Background: an optimization exercise with open tools, aiming at small area and a short achievable clock period. Do not read the settings as production practice.
Function was checked by simulation only, so behaviour that the tests miss may differ from the original.
Some runs may be left out. An edit can pass the tests and still lose a function that they never use.

==> flow/design.v <==
module multiplier
#(
  parameter A_WIDTH = 16,
  parameter B_WIDTH = 16,
  parameter P_WIDTH = 32
)(
  input signed [A_WIDTH-1:0] a,
  input signed [B_WIDTH-1:0] b,
  output signed [P_WIDTH-1:0] p
);
  assign p = a * b;
endmodule
module adder
#(
  parameter A_WIDTH = 32,
  parameter B_WIDTH = 32,
  parameter S_WIDTH = 32
)(
  input signed [A_WIDTH-1:0] a,
  input signed [B_WIDTH-1:0] b,
  output signed [S_WIDTH-1:0] s
);
  assign s = a + b;
endmodule
module mac
#(
  parameter IFMAP_WIDTH = 16,
  parameter WEIGHT_WIDTH = 16,
  parameter OFMAP_WIDTH = 32
)(
  input clk,
  input rst_n,
  input en,
  input weight_wen,
  input signed [IFMAP_WIDTH - 1 : 0] ifmap_in,
  input signed [WEIGHT_WIDTH - 1 : 0] weight_in,
  input signed [OFMAP_WIDTH - 1 : 0] ofmap_in,
  output signed [IFMAP_WIDTH - 1 : 0] ifmap_out,
  output signed [OFMAP_WIDTH - 1 : 0] ofmap_out
);
  reg signed [WEIGHT_WIDTH - 1 : 0] weight_r;
  reg signed [IFMAP_WIDTH - 1 : 0] ifmap_r;
  reg signed [OFMAP_WIDTH - 1 : 0] ofmap_r;
  wire signed [OFMAP_WIDTH-1:0] prd;
  wire signed [OFMAP_WIDTH-1:0] accum;
  multiplier #(IFMAP_WIDTH, WEIGHT_WIDTH, OFMAP_WIDTH) mul
  (
    .a (ifmap_in),
    .b (weight_r),
    .p (prd)
  );
  adder #(OFMAP_WIDTH, OFMAP_WIDTH, OFMAP_WIDTH) add
  (
    .a (prd),
    .b (ofmap_in),
    .s (accum)
  );
  assign ifmap_out = ifmap_r;
  assign ofmap_out = ofmap_r;
  always_ff @(posedge clk) begin
    if (!rst_n) begin
      weight_r <= 0;
      ifmap_r <= 0;
      ofmap_r <= 0;
    end else begin
      if (en) begin
        ifmap_r <= ifmap_in;
        ofmap_r <= accum;
      end
      if (weight_wen) begin
        weight_r <= weight_in;
      end
    end
  end   
endmodule
module en_reg #(parameter DATA_WIDTH = 1) (
  input clk,
  input rst_n,
  input en,
  input [DATA_WIDTH - 1 : 0] din,
  output [DATA_WIDTH - 1 : 0] dout
);
  reg [DATA_WIDTH - 1 : 0] r;
  always @ (posedge clk) begin
    if (rst_n) begin
      if (en) begin
        r <= din;
      end
    end else begin
      r <= 0;
    end
  end
  assign dout = r;
endmodule
module skew_registers
#(
  parameter DATA_WIDTH = 16,
  parameter N = 4
)(
  input clk,
  input rst_n,
  input en,
  input [N * DATA_WIDTH - 1 : 0] din,
  output [N * DATA_WIDTH - 1 : 0] dout
);
  genvar y, x;
  generate
    for (y = 0; y < N; y = y + 1) begin: row
      wire [DATA_WIDTH - 1 : 0] d_w [y : 0];
      assign d_w[0] = din[y * DATA_WIDTH +: DATA_WIDTH];
      for (x = 0; x < y; x = x + 1) begin: col
        en_reg #(.DATA_WIDTH(DATA_WIDTH)) skew_r (
          .clk(clk),
          .rst_n(rst_n),
          .en(en),
          .din(d_w[x]),
          .dout(d_w[x + 1])
        );
      end
      assign dout[y * DATA_WIDTH +: DATA_WIDTH] = d_w[y];
    end
  endgenerate
endmodule
module systolic_array
#( 
  parameter IFMAP_WIDTH = 16,
  parameter WEIGHT_WIDTH = 16,
  parameter OFMAP_WIDTH = 32,
  parameter ARRAY_HEIGHT = 4,
  parameter ARRAY_WIDTH = 4
)(
  input clk,
  input rst_n,
  input en,
  input weight_en,
  input [ARRAY_HEIGHT - 1 : 0] weight_wen,
  input [ARRAY_HEIGHT * IFMAP_WIDTH - 1 : 0] ifmap_in,
  input [ARRAY_WIDTH * WEIGHT_WIDTH - 1 : 0] weight_in,
  input [ARRAY_WIDTH * OFMAP_WIDTH - 1 : 0] ofmap_in,
  output [ARRAY_WIDTH * OFMAP_WIDTH - 1 : 0] ofmap_out
);
  wire [ARRAY_WIDTH * WEIGHT_WIDTH - 1 : 0] weight_in_skewed;
  skew_registers
  #(
    .DATA_WIDTH(WEIGHT_WIDTH),
    .N(ARRAY_WIDTH)
  ) weight_in_skew_registers_inst (
    .clk(clk),
    .rst_n(rst_n),
    .en(weight_en),
    .din(weight_in),
    .dout(weight_in_skewed)
  );
  genvar x, y; 
  generate
    for (x = 0; x < ARRAY_WIDTH; x = x + 1) begin: row_reg
      wire [ARRAY_HEIGHT - 1 : 0] wen_col;
      for (y = 0; y < ARRAY_HEIGHT; y = y + 1) begin: col_reg
        if (x == 0) begin
          assign wen_col[y] = weight_wen[y];
        end else begin
          en_reg #(.DATA_WIDTH(1)) skew_r (
            .clk(clk),
            .rst_n(rst_n),
            .en(weight_en),
            .din(row_reg[x - 1].wen_col[y]),
            .dout(wen_col[y])
          );
        end
      end
    end
  endgenerate
  generate
    for (x = 0; x < ARRAY_WIDTH; x = x + 1) begin : arr_row
      wire [ARRAY_HEIGHT * IFMAP_WIDTH - 1 : 0] ifmap_o;
      wire [(ARRAY_HEIGHT + 1) * OFMAP_WIDTH - 1 : 0] ofmap_c;
      assign ofmap_c[0 +: OFMAP_WIDTH] = ofmap_in[x * OFMAP_WIDTH +: OFMAP_WIDTH];
      for (y = 0; y < ARRAY_HEIGHT; y = y + 1) begin : arr_col
        wire [IFMAP_WIDTH-1:0] ifmap_i;
        if (x == 0) begin
          assign ifmap_i = ifmap_in[y * IFMAP_WIDTH +: IFMAP_WIDTH];
        end else begin
          assign ifmap_i = arr_row[x-1].ifmap_o[y * IFMAP_WIDTH +: IFMAP_WIDTH];
        end
        mac #(IFMAP_WIDTH, WEIGHT_WIDTH, OFMAP_WIDTH) pe 
        (
          .clk (clk),
          .rst_n (rst_n),
          .en (en),
          .weight_wen (row_reg[x].wen_col[y]),
          .ifmap_in (ifmap_i),
          .weight_in (weight_in_skewed[x * WEIGHT_WIDTH +: WEIGHT_WIDTH]),
          .ofmap_in (ofmap_c[y * OFMAP_WIDTH +: OFMAP_WIDTH]),
          .ifmap_out (ifmap_o[y * IFMAP_WIDTH +: IFMAP_WIDTH]),
          .ofmap_out (ofmap_c[(y + 1) * OFMAP_WIDTH +: OFMAP_WIDTH])
        );
      end
      assign ofmap_out[x * OFMAP_WIDTH +: OFMAP_WIDTH] = ofmap_c[ARRAY_HEIGHT * OFMAP_WIDTH +: OFMAP_WIDTH];
    end
  endgenerate
endmodule
module systolic_array_with_skew
#( 
  parameter IFMAP_WIDTH = 16,
  parameter WEIGHT_WIDTH = 16,
  parameter OFMAP_WIDTH = 32,
  parameter ARRAY_HEIGHT = 4,
  parameter ARRAY_WIDTH = 4
)(
  input clk,
  input rst_n,
  input en,
  input weight_en,
  input [ARRAY_HEIGHT - 1 : 0] weight_wen,
  input [ARRAY_HEIGHT * IFMAP_WIDTH - 1 : 0] ifmap_in,
  input [ARRAY_WIDTH * WEIGHT_WIDTH - 1 : 0] weight_in,
  input [ARRAY_WIDTH * OFMAP_WIDTH - 1 : 0] ofmap_in,
  output [ARRAY_WIDTH * OFMAP_WIDTH - 1 : 0] ofmap_out
);
  wire [ARRAY_HEIGHT * IFMAP_WIDTH - 1 : 0] ifmap;
  wire [ARRAY_WIDTH * OFMAP_WIDTH - 1 : 0] ofmap;
  wire [ARRAY_WIDTH * OFMAP_WIDTH - 1 : 0] ofmap_reversed;
  wire [ARRAY_WIDTH * OFMAP_WIDTH - 1 : 0] ofmap_out_reversed;
  skew_registers
  #(
    .DATA_WIDTH(IFMAP_WIDTH),
    .N(ARRAY_HEIGHT)
  ) ifmap_skew_registers (
    .clk(clk),
    .rst_n(rst_n),
    .en(en),
    .din(ifmap_in),
    .dout(ifmap)
  );
  systolic_array
  #( 
    .IFMAP_WIDTH(IFMAP_WIDTH),
    .WEIGHT_WIDTH(WEIGHT_WIDTH),
    .OFMAP_WIDTH(OFMAP_WIDTH),
    .ARRAY_HEIGHT(ARRAY_HEIGHT),
    .ARRAY_WIDTH(ARRAY_WIDTH)
  ) systolic_array_inst (
    .clk(clk),
    .rst_n(rst_n),
    .en(en),
    .weight_en(weight_en),
    .weight_wen(weight_wen),
    .ifmap_in(ifmap),
    .weight_in(weight_in),
    .ofmap_in(ofmap_in),
    .ofmap_out(ofmap)
  );
  skew_registers
  #(
    .DATA_WIDTH(OFMAP_WIDTH),
    .N(ARRAY_WIDTH)
  ) ofmap_skew_registers (
    .clk(clk),
    .rst_n(rst_n),
    .en(en),
    .din(ofmap_reversed),
    .dout(ofmap_out_reversed)
  );
  genvar x;
  generate
    for (x = 0; x < ARRAY_WIDTH; x++) begin: reverse 
      assign ofmap_reversed[x * OFMAP_WIDTH +: OFMAP_WIDTH] = ofmap[(ARRAY_WIDTH - 1 - x) * OFMAP_WIDTH +: OFMAP_WIDTH];
      assign ofmap_out[x * OFMAP_WIDTH +: OFMAP_WIDTH] = ofmap_out_reversed[(ARRAY_WIDTH - 1 - x) * OFMAP_WIDTH +: OFMAP_WIDTH];
    end
  endgenerate
endmodule
==> flow/run.sh <==
#!/bin/bash
# synth_recipe.tcl (not shown) runs the flow's synth.tcl, then flattens the netlist and writes it again
# the make line also repeats each setting of config.mk as NAME=value (left out here)
make -C /OpenROAD-flow-scripts/flow DESIGN_CONFIG=/design/flow/config.mk WORK_HOME=/design/flow/orfs CLKGATE_MAP_FILE= SYNTH_SCRIPT=/design/flow/synth_recipe.tcl finish
==> flow/config.mk <==
export PLATFORM = sky130hd
export DESIGN_NAME = systolic_array_with_skew
export DESIGN_NICKNAME = systolic_array_with_skew
export VERILOG_FILES = /design/flow/design.v
export SDC_FILE = /design/flow/constraint.sdc
export NUM_CORES = 4
export LEC_CHECK = 0
export CAP_MARGIN = 20
export CORE_MARGIN = 2
export CORE_UTILIZATION = 40
export SLEW_MARGIN = 20
==> flow/constraint.sdc <==
create_clock -name core_clock -period 10.0 [get_ports {clk}]
set_input_delay 2.0000 -clock core_clock [delete_from_list [all_inputs] [get_ports {clk}]]
set_output_delay 2.0000 -clock core_clock [all_outputs]
set_load 0.01 [all_outputs]
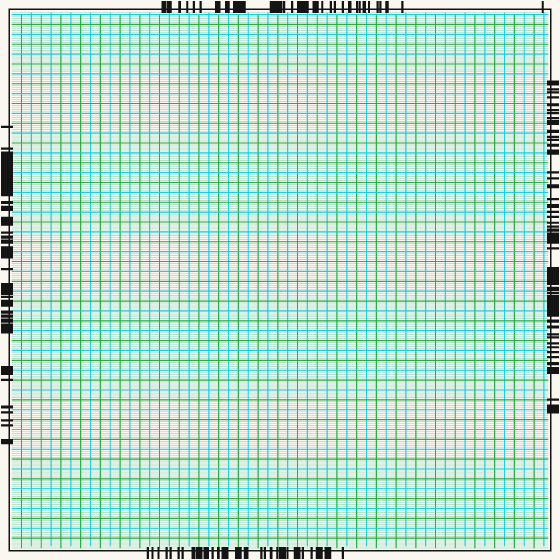
Run 1: floorplan with the power grid
Pins as bars on the die edge.
Key: VSS = green; VDD = cyan
54 straps on met5. 54 straps on met4. 392 signal pins sit on the boundary. 272 met1 rails follow the rows. The core has 271 rows.

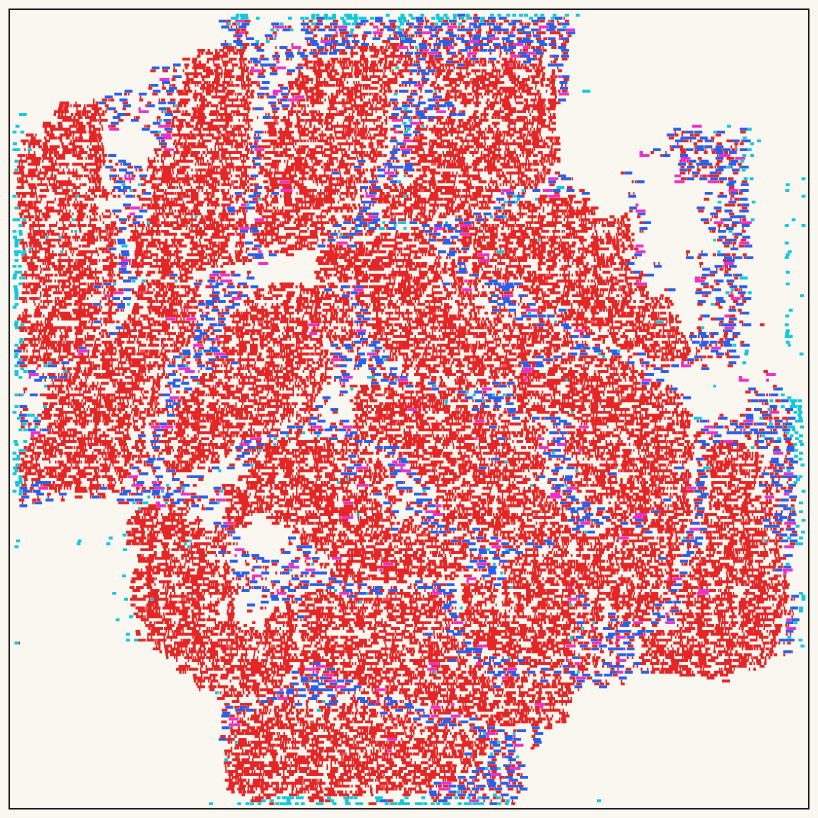
Run 1: placement by cell class
Key: other buffers and delay cells = cyan [cells 550, share of their area 2.3%]; clock drivers and dummy loads = magenta [cells 336, share of their area 2.8%]; all other logic = red [cells 20923, share of their area 83%]; flip-flops = blue [cells 1356, share of their area 12%]

==> impl_results.md, run 1 <==
* Global Route met2 Usage at 34.1%
* Post-synth EDFFs at 0
* Yosys top cell by area: fa_1
* Yosys top cell area share at 42.8%
* Fraction of area in non-clock buffers at under 10%
* Most common cell after layout, fill and taps aside: inv_1
* Flip-flop and latch count at roughly 1400
* Non-clk bufs at 550
* Fraction of standard cell area that is sequential at 11.5%
* Gr ovfl total at 0
* Die height at 743 µm
* Critical path peak fanout at 17
* WL final at 584000 µm
* Critical Path Slowest Stage Cell: clkdlybuf4s50_1
* Grt met1 use at 31.5%
* FF+latch area at roughly 0.027 mm²
* Clock buffer count at ~240
* Buf+Inv Stages, Crit Path at 6
* Area of the core at 0.545 mm²
* Synth Instances at 23200
* DP HPWL at around 480000 µm
* Hold_ws at roughly 0.45 ns
* Inverters at around 5400
* Worst-Margin Slew at approximately 1.1 ns
* Slew HR at between 20% and 30%
* Die area at between 0.5 and 0.6 mm²
* Cell variety after synth at 90
* Setup Buffers After CTS at 0
* Setup violations, final at 0
* FILL cells at 53100
* CP delay by family, top: adder cells
* Top cells by area, synth: fa_1 (43%), dfxtp_1 (12%), inv_1 (9.2%), ha_1 (9.0%), and2_1 (5.6%)
* Total CTS buffers at approximately 180
* Async SR Flop Fraction at 0%
* Largest regs: systolic_array_inst.arr_row.arr_col.pe.ofmap_r x512, systolic_array_inst.arr_row.arr_col.pe.weight_r x256
* WP data required at 10.78 ns
* Vias in the first global route at 160000
* Nets at 29500
* Die X-Extent at between 700 and 800 µm
* Synth Flop Type: dfxtp_1
* Average size of a mapped cell at 9.42 µm²
* Cts hold-fix bufs at 0
* Fmax at between 100 and 150 MHz
* Largest register FFs at 512
* Minimum clock period at approximately 8.2 ns
* First-pass GRT wire length at around 940000 µm
* Crit path launch: ifmap_in[15]
* Clock transition at path regs at around 0.06 ns
* Max incr delay on CP at between 0.7 and 0.8 ns
* Grt peak-use layer: met2
* Worst Setup Start Kind: input pin
* Vias at about 150k
* GRT Resource Usage Total at between 20% and 30%
* Routed WL per cell at about 19 µm
* WL met1 at 277000 µm
* DR top layer: met5
* Top cells by count, synth: inv_1 (5387), fa_1 (4672), nand2_1 (2186), and2_1 (1956), ha_1 (1568)
* Buffers on Ports at between 300 and 400
* Routability Congestion at between 0.8 and 0.9
* Antenna diodes at 14
* Crit path kind: input pin to flip-flop
* Seq/Total Area, Yosys at approximately an eighth
* R2R depth at 21
* Fraction of standard cell area in multi-input logic at just over 70%
* Root Driver: clkbuf_16
* Most frequent cells in the layout: inv_1 (5386), fa_1 (4672), nand2_1 (2186), and2_1 (1956), ha_1 (1568)
* Io pins at between 300 and 400
* Most common cell in the netlist: inv_1
* Clock tree skew after final layout at around 0.077 ns
* TritonCTS Sinks at ~1400
* Critical path arrival at approximately 9 ns
* Worst r2r src: ifmap_skew_registers.row[3].col[2].skew_r.r[9]
* Cell area after synthesis at approximately 0.22 mm²
* Routed length on met3 at 36200 µm
* #FFs+latches synth at roughly 1400
* Share of post-route cells with drive strength above 1 at under 10%
* Largest net degree at the start of global routing at around 170
* CTS tree: built
* Status: timing/DRC/antenna clean
* # DRC at 0
* Stages on worst setup path at 23
* Max Buffers Root-to-Sink at 4
* Final ANT Viol Nets at 0
* Fin. max-slew vios at 0
* Synth warn at 6
* Comb_multi_in at 15500
* Area of the multi-input gates at between 0.15 and 0.2 mm²
* Endpoint class of the critical path: flip-flop
* H-tree levels at 4
* Avg Vias per Cell at just under 5
* Well-tap cell count at 7234
* Hold depth at 2
* Initial antenna violation count at 42
* Sum Neg Setup Slack at 0 ns
* Met3 Track Usage GR at 3.32%
* Largest register by flop count: systolic_array_inst.arr_row.arr_col.pe.ofmap_r
* CP cell instances: clkdlybuf4s50_1, nand2_1, inv_1, fa_1, inv_1, fa_1, inv_1, fa_1, fa_1, fa_1, inv_1, fa_1, inv_1, ha_1, a21o_1, a21oi_1, and3b_1, a21o_1, a21oi_1, a21oi_1, a21oi_1, mux2i_1, a211oi_1
* Area delta synth->final at 7.77%
* Routed wire length on met2 at between 200000 and 300000 µm
* 1st-pass router iterations at 6
* Initial DRC count at about 9000
* Final period util at approximately four fifths
* Top class by area: multi-input combinational cells
* Cell mode on critical path: fa_1
* Max Cap Violations at 0
* RSZ-0062 raised after global routing: no
* Row count at approximately 270
* # resized after CTS at 0
* Initial Utilization at 40.2%
* Fin. Hold Viols at 0
* Hold crit path type: flip-flop to flip-flop
* Clock network area share at under 10%
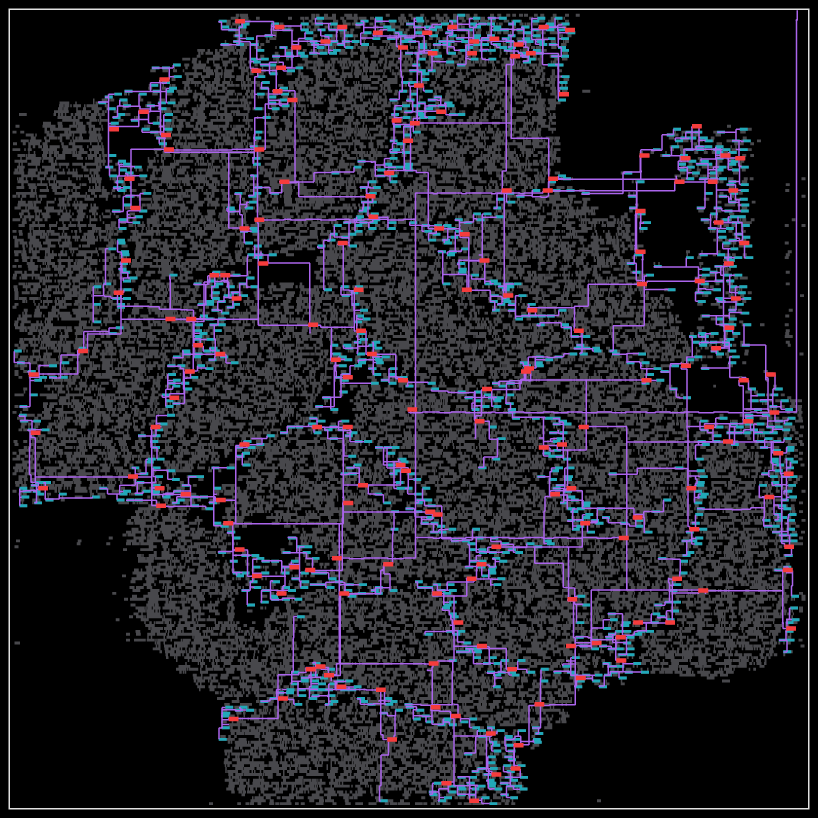
Run 1: clock network drawn from the DEF
Key: flip-flops = cyan [count 1356]; clock wires = purple [length 25.4 mm]; cells driving clock nets = red [count 182]
There are 183 routed clock nets. Position of the flops: all over the die.
Clock Latency Late Sink: 0.95 ns

==> run 1: metrics by stage <==
stage               area, µm²  worst slack, ns  std cells  utilization, %
floorplan              219000             2.22      23200               -
global placement       229000            0.626      30100            42.1
detailed placement     229000            0.838      30100            42.1
CTS                    236000             1.88      30400            43.3
global route           236000             1.49      30400            43.3
finish                 236000             1.83      30400            43.3
==> run 1: cell families (layout without fill, tap and decap cells) <==
kind of cell | count (synthesis) | in the layout | share of synthesized area (%)
adders and majority gates | 6240 | 6240 | 51.7
muxes | 1107 | 1107 | 5.07
xor gates and xnor gates | 594 | 594 | 2.38
other | 0 | 14 | 0
DFF | 1356 | 1356 | 12.4
AOI/OAI and AO/OA | 1376 | 1376 | 4.02
and+or+nand+nor | 6218 | 6218 | 13.4
buffers and inverters | 6329 | 6274 | 10.9
==> run 1: worst paths after layout <==
| path | slack, ns | endpoint |
|---|---|---|
| max | 1.83 | flip-flop |
| min | 0.45 | flip-flop |
| min reg2reg | 0.45 | flip-flop |
| max reg2reg | 2.51 | flip-flop |
## Run 2: large edit since run 1, in outline
flow/design.v: 271 -> 2931 lines; modules unchanged: 0
  mac_port: new, 434 lines
  mac_port0: new, 434 lines
  mac_prod: new, 369 lines
  mac_cs0: new, 465 lines
  mac_cs1: new, 463 lines
  mac_cs2: new, 467 lines
  add4: new, 129 lines
  fa: new, 4 lines
  ha: new, 4 lines
  benc: new, 13 lines
  dffre: new, 14 lines
  systolic_array_with_skew: edited, 70 -> 135 lines
  removed: multiplier, adder, mac, en_reg, skew_registers, systolic_array
==> module systolic_array_with_skew as of run 2 <==
module systolic_array_with_skew
#(
  parameter IFMAP_WIDTH = 16,
  parameter WEIGHT_WIDTH = 16,
  parameter OFMAP_WIDTH = 32,
  parameter ARRAY_HEIGHT = 4,
  parameter ARRAY_WIDTH = 4
)(
  input clk,
  input rst_n,
  input en,
  input weight_en,
  input [3:0] weight_wen,
  input [63:0] ifmap_in,
  input [63:0] weight_in,
  input [127:0] ofmap_in,
  output [127:0] ofmap_out
);
  genvar x, y, j;
  wire [15:0] pix [0:3];
  assign pix[0] = ifmap_in[15:0];
  generate
    for (y = 1; y < 4; y = y + 1) begin : isk
      wire [15:0] st [0:y];
      assign st[0] = ifmap_in[y*16 +: 16];
      for (j = 0; j < y; j = j + 1) begin : s
        dffre #(16) r (.clk(clk), .rst_n(rst_n), .en(en), .d(st[j]), .q(st[j+1]));
      end
      assign pix[y] = st[y];
    end
  endgenerate
  wire [23:0] wenc [0:3];
  generate
    for (x = 0; x < 4; x = x + 1) begin : wskw
      wire [15:0] st [0:x];
      assign st[0] = weight_in[x*16 +: 16];
      for (j = 0; j < x; j = j + 1) begin : s
        dffre #(16) r (.clk(clk), .rst_n(rst_n), .en(weight_en), .d(st[j]), .q(st[j+1]));
      end
      benc e (.b(st[x]), .e(wenc[x]));
    end
  endgenerate
  wire [3:0] wen [0:3];
  assign wen[0] = weight_wen;
  generate
    for (x = 1; x < 4; x = x + 1) begin : wenr
      dffre #(4) r (.clk(clk), .rst_n(rst_n), .en(weight_en), .d(wen[x-1]), .q(wen[x]));
    end
  endgenerate
  wire [23:0] wr [0:3][0:3];
  wire [15:0] ir [0:3][0:3];
  generate
    for (x = 0; x < 4; x = x + 1) begin : col
      for (y = 0; y < 4; y = y + 1) begin : row
        dffre #(24) wreg (.clk(clk), .rst_n(rst_n), .en(wen[x][y]), .d(wenc[x]), .q(wr[x][y]));
        if (x < 3) begin : ip
          dffre #(16) ireg (.clk(clk), .rst_n(rst_n), .en(en),
                            .d(x == 0 ? pix[y] : ir[x == 0 ? 0 : x-1][y]), .q(ir[x][y]));
        end
      end
    end
  endgenerate
  wire [31:0] ps [0:3][0:3];
  wire [31:0] pc [0:3][0:3];
  generate
    for (x = 0; x < 4; x = x + 1) begin : mc
      for (y = 0; y < 4; y = y + 1) begin : mr
        if (!(x == 3 && y == 3)) begin : m
          wire [31:0] ns, nc;
          if (x == 0 && y == 0) begin : p0
            mac_port0 u (.a(pix[0]), .w(wr[0][0]), .c(ofmap_in[31:0]), .s(ns), .co(nc));
          end else if (y == 0) begin : p
            mac_port u (.a(ir[x == 0 ? 0 : x-1][0]), .w(wr[x][0]), .c(ofmap_in[x*32 +: 32]), .s(ns), .co(nc));
          end else if (x == 0 && y == 1) begin : c01
            mac_cs0 u (.a(x == 0 ? pix[y] : ir[x == 0 ? 0 : x-1][y]), .w(wr[x][y]),
                      .cs(ps[x][y == 0 ? 0 : y-1]), .cc(pc[x][y == 0 ? 0 : y-1]), .s(ns), .co(nc));
          end else if (x == 0 && y == 2) begin : c02
            mac_cs1 u (.a(x == 0 ? pix[y] : ir[x == 0 ? 0 : x-1][y]), .w(wr[x][y]),
                      .cs(ps[x][y == 0 ? 0 : y-1]), .cc(pc[x][y == 0 ? 0 : y-1]), .s(ns), .co(nc));
          end else if (x == 0 && y == 3) begin : c03
            mac_cs2 u (.a(x == 0 ? pix[y] : ir[x == 0 ? 0 : x-1][y]), .w(wr[x][y]),
                      .cs(ps[x][y == 0 ? 0 : y-1]), .cc(pc[x][y == 0 ? 0 : y-1]), .s(ns), .co(nc));
          end else if (x == 1 && y == 1) begin : c11
            mac_cs0 u (.a(x == 0 ? pix[y] : ir[x == 0 ? 0 : x-1][y]), .w(wr[x][y]),
                      .cs(ps[x][y == 0 ? 0 : y-1]), .cc(pc[x][y == 0 ? 0 : y-1]), .s(ns), .co(nc));
          end else if (x == 1 && y == 2) begin : c12
            mac_cs1 u (.a(x == 0 ? pix[y] : ir[x == 0 ? 0 : x-1][y]), .w(wr[x][y]),
                      .cs(ps[x][y == 0 ? 0 : y-1]), .cc(pc[x][y == 0 ? 0 : y-1]), .s(ns), .co(nc));
          end else if (x == 1 && y == 3) begin : c13
            mac_cs2 u (.a(x == 0 ? pix[y] : ir[x == 0 ? 0 : x-1][y]), .w(wr[x][y]),
                      .cs(ps[x][y == 0 ? 0 : y-1]), .cc(pc[x][y == 0 ? 0 : y-1]), .s(ns), .co(nc));
          end else if (x == 2 && y == 1) begin : c21
            mac_cs0 u (.a(x == 0 ? pix[y] : ir[x == 0 ? 0 : x-1][y]), .w(wr[x][y]),
                      .cs(ps[x][y == 0 ? 0 : y-1]), .cc(pc[x][y == 0 ? 0 : y-1]), .s(ns), .co(nc));
          end else if (x == 2 && y == 2) begin : c22
            mac_cs1 u (.a(x == 0 ? pix[y] : ir[x == 0 ? 0 : x-1][y]), .w(wr[x][y]),
                      .cs(ps[x][y == 0 ? 0 : y-1]), .cc(pc[x][y == 0 ? 0 : y-1]), .s(ns), .co(nc));
          end else if (x == 2 && y == 3) begin : c23
            mac_cs2 u (.a(x == 0 ? pix[y] : ir[x == 0 ? 0 : x-1][y]), .w(wr[x][y]),
                      .cs(ps[x][y == 0 ? 0 : y-1]), .cc(pc[x][y == 0 ? 0 : y-1]), .s(ns), .co(nc));
          end else if (x == 3 && y == 1) begin : c31
            mac_cs0 u (.a(x == 0 ? pix[y] : ir[x == 0 ? 0 : x-1][y]), .w(wr[x][y]),
                      .cs(ps[x][y == 0 ? 0 : y-1]), .cc(pc[x][y == 0 ? 0 : y-1]), .s(ns), .co(nc));
          end else if (x == 3 && y == 2) begin : c32
            mac_cs1 u (.a(x == 0 ? pix[y] : ir[x == 0 ? 0 : x-1][y]), .w(wr[x][y]),
                      .cs(ps[x][y == 0 ? 0 : y-1]), .cc(pc[x][y == 0 ? 0 : y-1]), .s(ns), .co(nc));
          end else begin : none
          end
          dffre #(32) sreg (.clk(clk), .rst_n(rst_n), .en(en), .d(ns), .q(ps[x][y]));
          dffre #(32) creg (.clk(clk), .rst_n(rst_n), .en(en), .d(nc), .q(pc[x][y]));
        end
      end
    end
  endgenerate
  wire [23:0] w33n = wen[3][3] ? wenc[3] : wr[3][3];
  wire [31:0] m1s, m1c, m2s, m2c, xs, xc, ys, yc;
  mac_prod m1 (.a(ir[1][3]), .w(w33n), .s(m1s), .co(m1c));
  mac_prod m2 (.a(ir[2][3]), .w(wenc[3]), .s(m2s), .co(m2c));
  dffre #(64) xreg (.clk(clk), .rst_n(rst_n), .en(en | wen[3][3]),
                    .d(en ? {m1s, m1c} : {m2s, m2c}), .q({xs, xc}));
  add4 a33 (.xs(xs), .xc(xc), .ys(ps[3][2]), .yc(pc[3][2]), .s(ys), .co(yc));
  wire [31:0] o33;
  dffre #(32) o33reg (.clk(clk), .rst_n(rst_n), .en(en), .d(ys + yc), .q(o33));
  assign ofmap_out[127:96] = o33;
  generate
    for (x = 0; x < 3; x = x + 1) begin : dsk
      wire [31:0] st [0:3-x];
      assign st[0] = ps[x][3] + pc[x][3];
      for (j = 0; j < 3 - x; j = j + 1) begin : s
        dffre #(32) r (.clk(clk), .rst_n(rst_n), .en(en), .d(st[j]), .q(st[j+1]));
      end
      assign ofmap_out[x*32 +: 32] = st[3-x];
    end
  endgenerate
endmodule
==> module add4 as of run 2 <==
module add4 (
  input [31:0] xs,
  input [31:0] xc,
  input [31:0] ys,
  input [31:0] yc,
  output [31:0] s,
  output [31:0] co
);
  wire t1, t2;
  fa t1_fa (.a(xs[0]), .b(xc[0]), .c(ys[0]), .s(t1), .co(t2));
  wire t3, t4;
  fa t3_fa (.a(xs[1]), .b(xc[1]), .c(ys[1]), .s(t3), .co(t4));
  wire t5, t6;
  fa t5_fa (.a(xs[2]), .b(xc[2]), .c(ys[2]), .s(t5), .co(t6));
  wire t7, t8;
  fa t7_fa (.a(xs[3]), .b(xc[3]), .c(ys[3]), .s(t7), .co(t8));
  wire t9, t10;
  fa t9_fa (.a(xs[4]), .b(xc[4]), .c(ys[4]), .s(t9), .co(t10));
  wire t11, t12;
  fa t11_fa (.a(xs[5]), .b(xc[5]), .c(ys[5]), .s(t11), .co(t12));
  wire t13, t14;
  fa t13_fa (.a(yc[5]), .b(t10), .c(t11), .s(t13), .co(t14));
  wire t15, t16;
  fa t15_fa (.a(xs[6]), .b(xc[6]), .c(ys[6]), .s(t15), .co(t16));
  wire t17, t18;
  fa t17_fa (.a(yc[6]), .b(t12), .c(t15), .s(t17), .co(t18));
  wire t19, t20;
  fa t19_fa (.a(xs[7]), .b(xc[7]), .c(ys[7]), .s(t19), .co(t20));
  wire t21, t22;
  fa t21_fa (.a(yc[7]), .b(t16), .c(t19), .s(t21), .co(t22));
  wire t23, t24;
  fa t23_fa (.a(xs[8]), .b(xc[8]), .c(ys[8]), .s(t23), .co(t24));
  wire t25, t26;
  ha t25_ha (.a(t20), .b(t23), .s(t25), .co(t26));
  wire t27, t28;
  fa t27_fa (.a(xs[9]), .b(xc[9]), .c(ys[9]), .s(t27), .co(t28));
  wire t29, t30;
  fa t29_fa (.a(yc[9]), .b(t24), .c(t27), .s(t29), .co(t30));
  wire t31, t32;
  fa t31_fa (.a(xs[10]), .b(xc[10]), .c(ys[10]), .s(t31), .co(t32));
  wire t33, t34;
  fa t33_fa (.a(yc[10]), .b(t28), .c(t31), .s(t33), .co(t34));
  wire t35, t36;
  fa t35_fa (.a(xs[11]), .b(xc[11]), .c(ys[11]), .s(t35), .co(t36));
  wire t37, t38;
  fa t37_fa (.a(yc[11]), .b(t32), .c(t35), .s(t37), .co(t38));
  wire t39, t40;
  fa t39_fa (.a(xs[12]), .b(xc[12]), .c(ys[12]), .s(t39), .co(t40));
  wire t41, t42;
  fa t41_fa (.a(yc[12]), .b(t36), .c(t39), .s(t41), .co(t42));
  wire t43, t44;
  fa t43_fa (.a(xs[13]), .b(xc[13]), .c(ys[13]), .s(t43), .co(t44));
  wire t45, t46;
  fa t45_fa (.a(yc[13]), .b(t40), .c(t43), .s(t45), .co(t46));
  wire t47, t48;
  fa t47_fa (.a(xs[14]), .b(xc[14]), .c(ys[14]), .s(t47), .co(t48));
  wire t49, t50;
  fa t49_fa (.a(yc[14]), .b(t44), .c(t47), .s(t49), .co(t50));
  wire t51, t52;
  fa t51_fa (.a(xs[15]), .b(xc[15]), .c(ys[15]), .s(t51), .co(t52));
  wire t53, t54;
  fa t53_fa (.a(yc[15]), .b(t48), .c(t51), .s(t53), .co(t54));
  wire t55, t56;
  fa t55_fa (.a(xs[16]), .b(xc[16]), .c(ys[16]), .s(t55), .co(t56));
  wire t57, t58;
  fa t57_fa (.a(yc[16]), .b(t52), .c(t55), .s(t57), .co(t58));
  wire t59, t60;
  fa t59_fa (.a(xs[17]), .b(xc[17]), .c(ys[17]), .s(t59), .co(t60));
  wire t61, t62;
  fa t61_fa (.a(yc[17]), .b(t56), .c(t59), .s(t61), .co(t62));
  wire t63, t64;
  fa t63_fa (.a(xs[18]), .b(xc[18]), .c(ys[18]), .s(t63), .co(t64));
  wire t65, t66;
  fa t65_fa (.a(yc[18]), .b(t60), .c(t63), .s(t65), .co(t66));
  wire t67, t68;
  fa t67_fa (.a(xs[19]), .b(xc[19]), .c(ys[19]), .s(t67), .co(t68));
  wire t69, t70;
  fa t69_fa (.a(yc[19]), .b(t64), .c(t67), .s(t69), .co(t70));
  wire t71, t72;
  fa t71_fa (.a(xs[20]), .b(xc[20]), .c(ys[20]), .s(t71), .co(t72));
  wire t73, t74;
  fa t73_fa (.a(yc[20]), .b(t68), .c(t71), .s(t73), .co(t74));
  wire t75, t76;
  fa t75_fa (.a(xs[21]), .b(xc[21]), .c(ys[21]), .s(t75), .co(t76));
  wire t77, t78;
  fa t77_fa (.a(yc[21]), .b(t72), .c(t75), .s(t77), .co(t78));
  wire t79, t80;
  fa t79_fa (.a(xs[22]), .b(xc[22]), .c(ys[22]), .s(t79), .co(t80));
  wire t81, t82;
  fa t81_fa (.a(yc[22]), .b(t76), .c(t79), .s(t81), .co(t82));
  wire t83, t84;
  fa t83_fa (.a(xs[23]), .b(xc[23]), .c(ys[23]), .s(t83), .co(t84));
  wire t85, t86;
  fa t85_fa (.a(yc[23]), .b(t80), .c(t83), .s(t85), .co(t86));
  wire t87, t88;
  fa t87_fa (.a(xs[24]), .b(xc[24]), .c(ys[24]), .s(t87), .co(t88));
  wire t89, t90;
  fa t89_fa (.a(yc[24]), .b(t84), .c(t87), .s(t89), .co(t90));
  wire t91, t92;
  fa t91_fa (.a(xs[25]), .b(xc[25]), .c(ys[25]), .s(t91), .co(t92));
  wire t93, t94;
  fa t93_fa (.a(yc[25]), .b(t88), .c(t91), .s(t93), .co(t94));
  wire t95, t96;
  fa t95_fa (.a(xs[26]), .b(xc[26]), .c(ys[26]), .s(t95), .co(t96));
  wire t97, t98;
  fa t97_fa (.a(yc[26]), .b(t92), .c(t95), .s(t97), .co(t98));
  wire t99, t100;
  fa t99_fa (.a(xs[27]), .b(xc[27]), .c(ys[27]), .s(t99), .co(t100));
  wire t101, t102;
  fa t101_fa (.a(yc[27]), .b(t96), .c(t99), .s(t101), .co(t102));
  wire t103, t104;
  fa t103_fa (.a(xs[28]), .b(xc[28]), .c(ys[28]), .s(t103), .co(t104));
  wire t105, t106;
  fa t105_fa (.a(yc[28]), .b(t100), .c(t103), .s(t105), .co(t106));
  wire t107, t108;
  fa t107_fa (.a(xs[29]), .b(xc[29]), .c(ys[29]), .s(t107), .co(t108));
  wire t109, t110;
  fa t109_fa (.a(yc[29]), .b(t104), .c(t107), .s(t109), .co(t110));
  wire t111, t112;
  fa t111_fa (.a(xs[30]), .b(xc[30]), .c(ys[30]), .s(t111), .co(t112));
  wire t113, t114;
  fa t113_fa (.a(yc[30]), .b(t108), .c(t111), .s(t113), .co(t114));
  wire t115, t116;
  fa t115_fa (.a(xs[31]), .b(xc[31]), .c(ys[31]), .s(t115), .co(t116));
  wire t117, t118;
  fa t117_fa (.a(yc[31]), .b(t112), .c(t115), .s(t117), .co(t118));
  assign s = {t114, t110, t106, t102, t98, t94, t90, t86, t82, t78, t74, t70, t66, t62, t58, t54, t50, t46, t42, t38, t34, t30, t26, t22, t18, t14, t13, t8, t6, t4, t2, t1};
  assign co = {t117, t113, t109, t105, t101, t97, t93, t89, t85, t81, t77, t73, t69, t65, t61, t57, t53, t49, t45, t41, t37, t33, t29, t25, t21, t17, 1'b0, t9, t7, t5, t3, 1'b0};
endmodule
==> module dffre as of run 2 <==
module dffre #(parameter N = 1) (
  input clk,
  input rst_n,
  input en,
  input [N-1:0] d,
  output [N-1:0] q
);
  reg [N-1:0] r;
  always @(posedge clk) begin
    if (!rst_n) r <= {N{1'b0}};
    else if (en) r <= d;
  end
  assign q = r;
endmodule
==> module fa as of run 2 <==
module fa (input a, input b, input c, output s, output co);
  assign s = a ^ b ^ c;
  assign co = (a & b) | (a & c) | (b & c);
endmodule
==> module benc as of run 2 <==
module benc (input [15:0] b, output [23:0] e);
  genvar i;
  generate
    for (i = 0; i < 8; i = i + 1) begin : d
      wire b2 = b[2*i+1];
      wire b1 = b[2*i];
      wire b0 = (i == 0) ? 1'b0 : b[(i == 0 ? 0 : 2*i-1)];
      assign e[i] = b1 ^ b0;
      assign e[8+i] = (b2 & ~b1 & ~b0) | (~b2 & b1 & b0);
      assign e[16+i] = b2 & ~(b1 & b0);
    end
  endgenerate
endmodule
==> module ha as of run 2 <==
module ha (input a, input b, output s, output co);
  assign s = a ^ b;
  assign co = a & b;
endmodule
==> flow/flow/run.sh (new file) <==
#!/bin/bash
set -euo pipefail
WORK=$(pwd)
SETUP_MARGIN=6.0
FLOWDIR=$WORK/flow

# synthesis script: synth_recipe.tcl with the adder mapping in front of the
# first synth call
{
  echo 'proc synth {args} {'
  echo '  if {![info exists ::adders_mapped]} {'
  echo '    set ::adders_mapped 1'
  echo "    yosys techmap -map $FLOWDIR/fa_map.v"
  echo '  }'
  echo '  yosys synth -nofsm -noshare {*}$args'
  echo '}'
  tail -n +2 "$WORK/synth_recipe.tcl"
} > "$WORK/own_synth.tcl"
grep -q '^proc synth {args} { yosys synth -nofsm -noshare {\*}\$args }$' "$WORK/synth_recipe.tcl"

sed "s#SYNTH_SCRIPT=[^ ]*#SYNTH_SCRIPT=$WORK/own_synth.tcl SETUP_SLACK_MARGIN=$SETUP_MARGIN#" "$WORK/standard.sh" > "$WORK/own_standard.sh"
grep -q "SYNTH_SCRIPT=$WORK/own_synth.tcl" "$WORK/own_standard.sh"

bash "$WORK/own_standard.sh" "$@" > "$WORK/orfs_make.log" 2>&1
==> flow/flow/fa_map.v (new file) <==
// Maps the design's full and half adder modules straight onto the
// library's adder cells, so the compressor trees keep their structure.
(* techmap_celltype = "fa" *)
module _map_fa (input a, input b, input c, output s, output co);
  sky130_fd_sc_hd__fa_1 _TECHMAP_REPLACE_ (.A(a), .B(b), .CIN(c), .SUM(s), .COUT(co));
endmodule

(* techmap_celltype = "ha" *)
module _map_ha (input a, input b, output s, output co);
  sky130_fd_sc_hd__ha_1 _TECHMAP_REPLACE_ (.A(a), .B(b), .SUM(s), .COUT(co));
endmodule
==> flow/standard.sh (new file) <==
#!/bin/bash
# synth_recipe.tcl (not shown) runs the flow's synth.tcl, then flattens the netlist and writes it again
# the make line also repeats each setting of config.mk as NAME=value (left out here)
make -C /OpenROAD-flow-scripts/flow DESIGN_CONFIG=/design/flow/config.mk WORK_HOME=/design/flow/orfs CLKGATE_MAP_FILE= SYNTH_SCRIPT=/design/flow/synth_recipe.tcl "${@:-finish}"
--- a/flow/config.mk
+++ b/flow/config.mk
@@ -6,4 +6,5 @@
 export NUM_CORES = 4
 export LEC_CHECK = 0
+export ABC_AREA = 1
 export CAP_MARGIN = 20
 export CORE_MARGIN = 2
removed: flow/run.sh
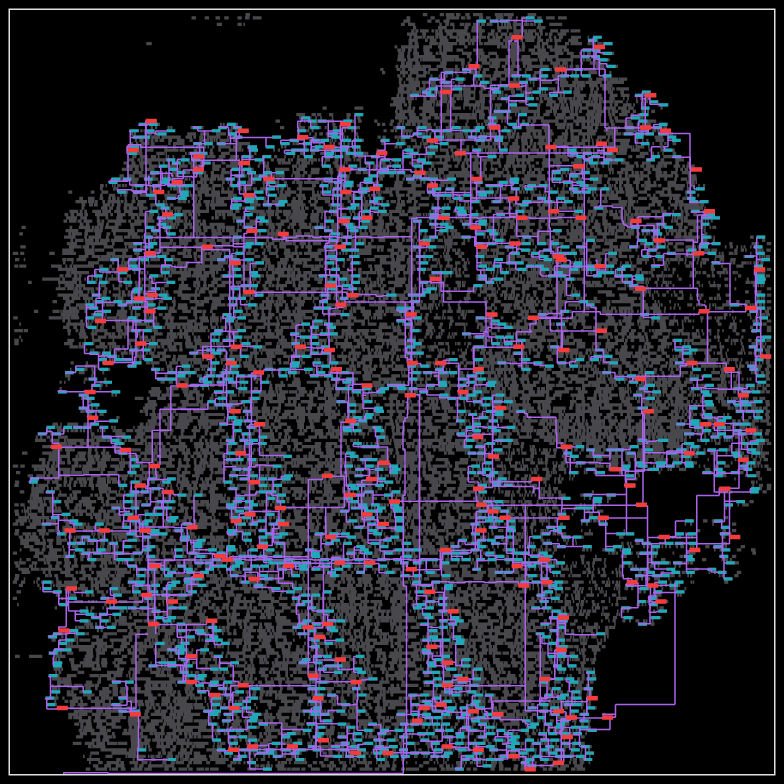
Run 2: clock network drawn from the DEF
Key: flip-flops = cyan [count 1915]; cells driving clock nets = red [count 226]; clock wires = purple [length 30.2 mm]
Position of the flops: all over the die.
Clock Latency Late Sink: 1.00 ns
clock tree skew after final layout: 0.104 ns

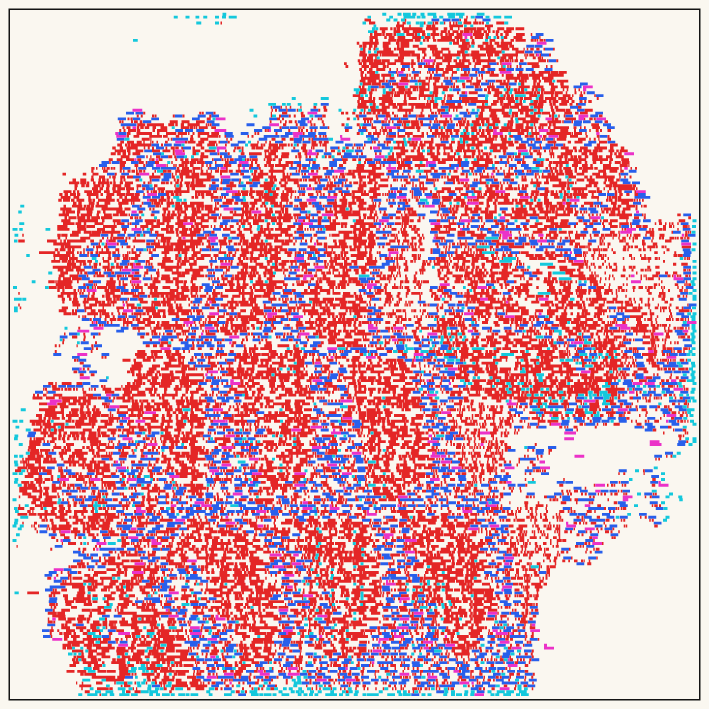
Run 2: placement by cell class
Key: clock drivers and dummy loads = magenta [cells 415, share of their area 4.3%]; flip-flops = blue [cells 1915, share of their area 21%]; other buffers and delay cells = cyan [cells 1110, share of their area 5.9%]; all other logic = red [cells 15247, share of their area 68%]
fraction of standard cell area that is sequential: 20.6%
post-route cell area: 0.187 mm²
Core Util, Final: 45.7%
row count: 235
area of the core: 0.409 mm²

==> impl_results.md, run 2 <==
* Status: timing/DRC/antenna clean
* Most common cell after layout, fill and taps aside: xor2_1
* Share of post-route cells with drive strength above 1 at 10.6% (+8.4 points)
* # resized after CTS at 560 (+560)
* Met3 Track Usage GR at 5.91% (+2.6 points)
* Grt peak-use layer: met2
* GRT Resource Usage Total at 27.0% (+5.4 points)
* Grt met1 use at 37.5% (+6.0 points)
* Most frequent cells in the layout: xor2_1 (2208), nor2_1 (2084), fa_1 (2050), o22ai_1 (1948), o21ai_0 (1892)
* H-tree levels at 4 (unchanged)
* Critical path peak fanout at 7 (-10)
* Io pins at 392 (unchanged)
* Fin. max-slew vios at 0 (unchanged)
* Largest register FFs at 480 (-6.3%)
* Area delta synth->final at 13.9%
* Largest net degree at the start of global routing at 228 (+35%)
* Synth Flop Type: dfxtp_1
* Largest regs: mc.mr.m.sreg.r x480, col.row.wreg.r x384, mc.mr.m.creg.r x375
* Reg-to-reg slack, setup at 5.93 ns (+3.42 ns)
* Die area at 0.415 mm² (-25%)
* Fin. Hold Viols at 0 (unchanged)
* Final setup margin at 5.92 ns (+4.09 ns)
* Top cells by count, synth: fa_1 (2277), xor2_1 (2244), nor2_1 (2091), o22ai_1 (2038), o21ai_0 (1943)
* Top cells by area, synth: fa_1 (28%), dfxtp_1 (23%), xor2_1 (12%), o22ai_1 (7.8%), o21ai_0 (5.9%)
* Setup violations, final at 0 (unchanged)
* 1st-pass router iterations at 8 (+2)
* Average size of a mapped cell at 8.82 µm² (-6.4%)
* Routed wire length on met2 at 252000 µm (-2.5%)
* Gr ovfl total at 0 (unchanged)
* Cell variety after synth at 41 (-54%)
* Max Cap Violations at 0 (unchanged)
* Routed length on met3 at 55400 µm (+53%)
* Hold depth at 2 (unchanged)
* Nets at 21500 (-27%)
* First-pass GRT wire length at 866000 µm (-7.5%)
* Root Driver: clkbuf_16
* Clock transition at path regs at 0.07 ns (about the same)
* Worst Hold Endpoint: dsk[0].s[1].r.r[29]
* Minimum clock period at 4.08 ns (-4.09 ns)
* Hold_ws at 0.454 ns (+0.00334 ns)
* Post-synth EDFFs at 0 (unchanged)
* Largest family of logic cells by synthesized area: adder cells
* TritonCTS Sinks at 1915 (+41%)
* Critical path arrival at 4.91 ns (-4.04 ns)
* Total CTS buffers at 226 (+24%)
* Routability Congestion at 0.943 (+6.5%)
* Synth Instances at 18600 (-20%)
* Global Route met2 Usage at 41.0% (+6.9 points)
* Mux contribution to synthesized area at 0% (-5.1 points)
* Routed WL per cell at 24.0 µm (+25%)
* Cts hold-fix bufs at 0 (unchanged)
* Initial Utilization at 40.1% (about the same)
* Die X-Extent at 645 µm (-13%)
* Final ANT Viol Nets at 0 (unchanged)
* Setup Buffers After CTS at 180 (+180)
* Cell area after synthesis at 0.164 mm² (-25%)
* Async SR Flop Fraction at 0% (unchanged)
* #FFs+latches synth at 1915 (+41%)
* DR top layer: met5
* DP HPWL at 412000 µm (-14%)
* Slew HR at 21.7% (-4.4 points)
* Yosys top cell by area: fa_1
* Max Buffers Root-to-Sink at 4 (unchanged)
* Worst r2r src: wskw[3].s[2].r.r[7]
* Vias in the first global route at 134000 (-16%)
* Initial antenna violation count at 36 (-14%)
* Buffers on Ports at 391 (unchanged)
* WL final at 579000 µm (-0.76%)
* # DRC at 0 (unchanged)
* Seq/Total Area, Yosys at 23.4% (+11 points)
* Die height at 645 µm (-13%)
* R2R depth at 17 (-19%)
* Most common cell in the netlist: fa_1
* Hold crit path type: flip-flop to flip-flop
* Layout Cells excl Fill at 24100 (-21%)
* Yosys top cell area share at 27.8% (-15 points)
* Final period util at 40.8% (-41 points)
* Crit path kind: input pin to flip-flop
* Complex-gate fraction of the synthesized area at 17.1% (+13 points)
* Placed inst area at 0.172 mm² (-25%)
* Initial DRC count at 14500 (+62%)
* Crit path launch: ifmap_in[13]
* Avg Vias per Cell at 5.64 (+15%)
* Sum Neg Setup Slack at 0 ns (unchanged)
* Setup slack at placement at 3.87 ns (+3.03 ns)
* Worst-Margin Slew at 1.17 ns (+0.0675 ns)
* Synth Area in XOR/XNOR at 12.6% (+10 points)
* CTS tree: built
* Synth Area in Adders at 31.2% (-21 points)
* Synth warn at 6 (unchanged)
* Placed cell count at 23200 (-23%)
* Worst R2R End: xreg.r[45]
* WP data required at 10.83 ns (+0.05 ns)
* Endpoint class of the critical path: flip-flop
* Worst setup endpoint: mc[0].mr[0].m.creg.r[16]
* WL met1 at 247000 µm (-11%)
run 2: changes by cell type in the layout (fill, tap and decap cells not counted), moves of 611 or more:
| cell | change |
|---|---|
| o22ai_1 | +1945 |
| inv_1 | -4056 |
| nand2_1 | -1154 |
| and2_1 | -1946 |
| mux2i_1 | -1104 |
| o21ai_0 | +1603 |
| xor2_1 | +2044 |
| fa_1 | -2622 |
| ha_1 | -1170 |
| a21oi_1 | +611 |
run 2: final cells by class:
type | count | area, µm²
Sequential cell | 1915 | 38500
Timing Repair inverter | 4 | 36.3
Clock buffer | 317 | 6460
Clock inverter | 98 | 1290
Tap cell | 5451 | 6820
Fill cell | 39400 | 222000
Timing Repair Buffer | 1110 | 10500
Multi-Input combinational cell | 13600 | 116000
Inverter | 1655 | 7360
Antenna cell | 11 | 27.5
run 2: worst max-delay path, cell delays in order:
cell	delay (ns)
buf_8	0.09
clkinv_8	0.08
o22ai_4	0.15
xor2_1	0.21
fa_2	0.49
fa_2	0.41
fa_2	0.36
fa_1	0.51
fa_2	0.44
o21ai_2	0.11
a21oi_1	0.05

## what the ideal ports hide
Ports are ideal in the flow. The routed layouts listed here were re-timed in OpenROAD.
Step 1 assumes that a clkbuf_16 drives the clock port and a buf_2 every other input.
Step 2 adds t to the input delays and takes it off the output delays; t is the mean of the earliest and latest rising clock arrival at the registers after step 1. Input paths then give back, and output paths get back, about the clock's delay inside the block.
Slacks: ideal / step 1 / step 2; pairs: ideal / step 1.
run | t (ns) | setup WS [ns] | cell pins on the clock port's net
run 1 | 1.043 | 1.831 / 1.945 / 0.901 | 1
run 2 | 1.056 | 5.919 / 5.929 / 4.916 | 1
After both steps every run listed still meets setup and hold. The setup slack of run 2, which loses most, moves by +0.010 ns with the drivers and by -1.003 ns with both steps.
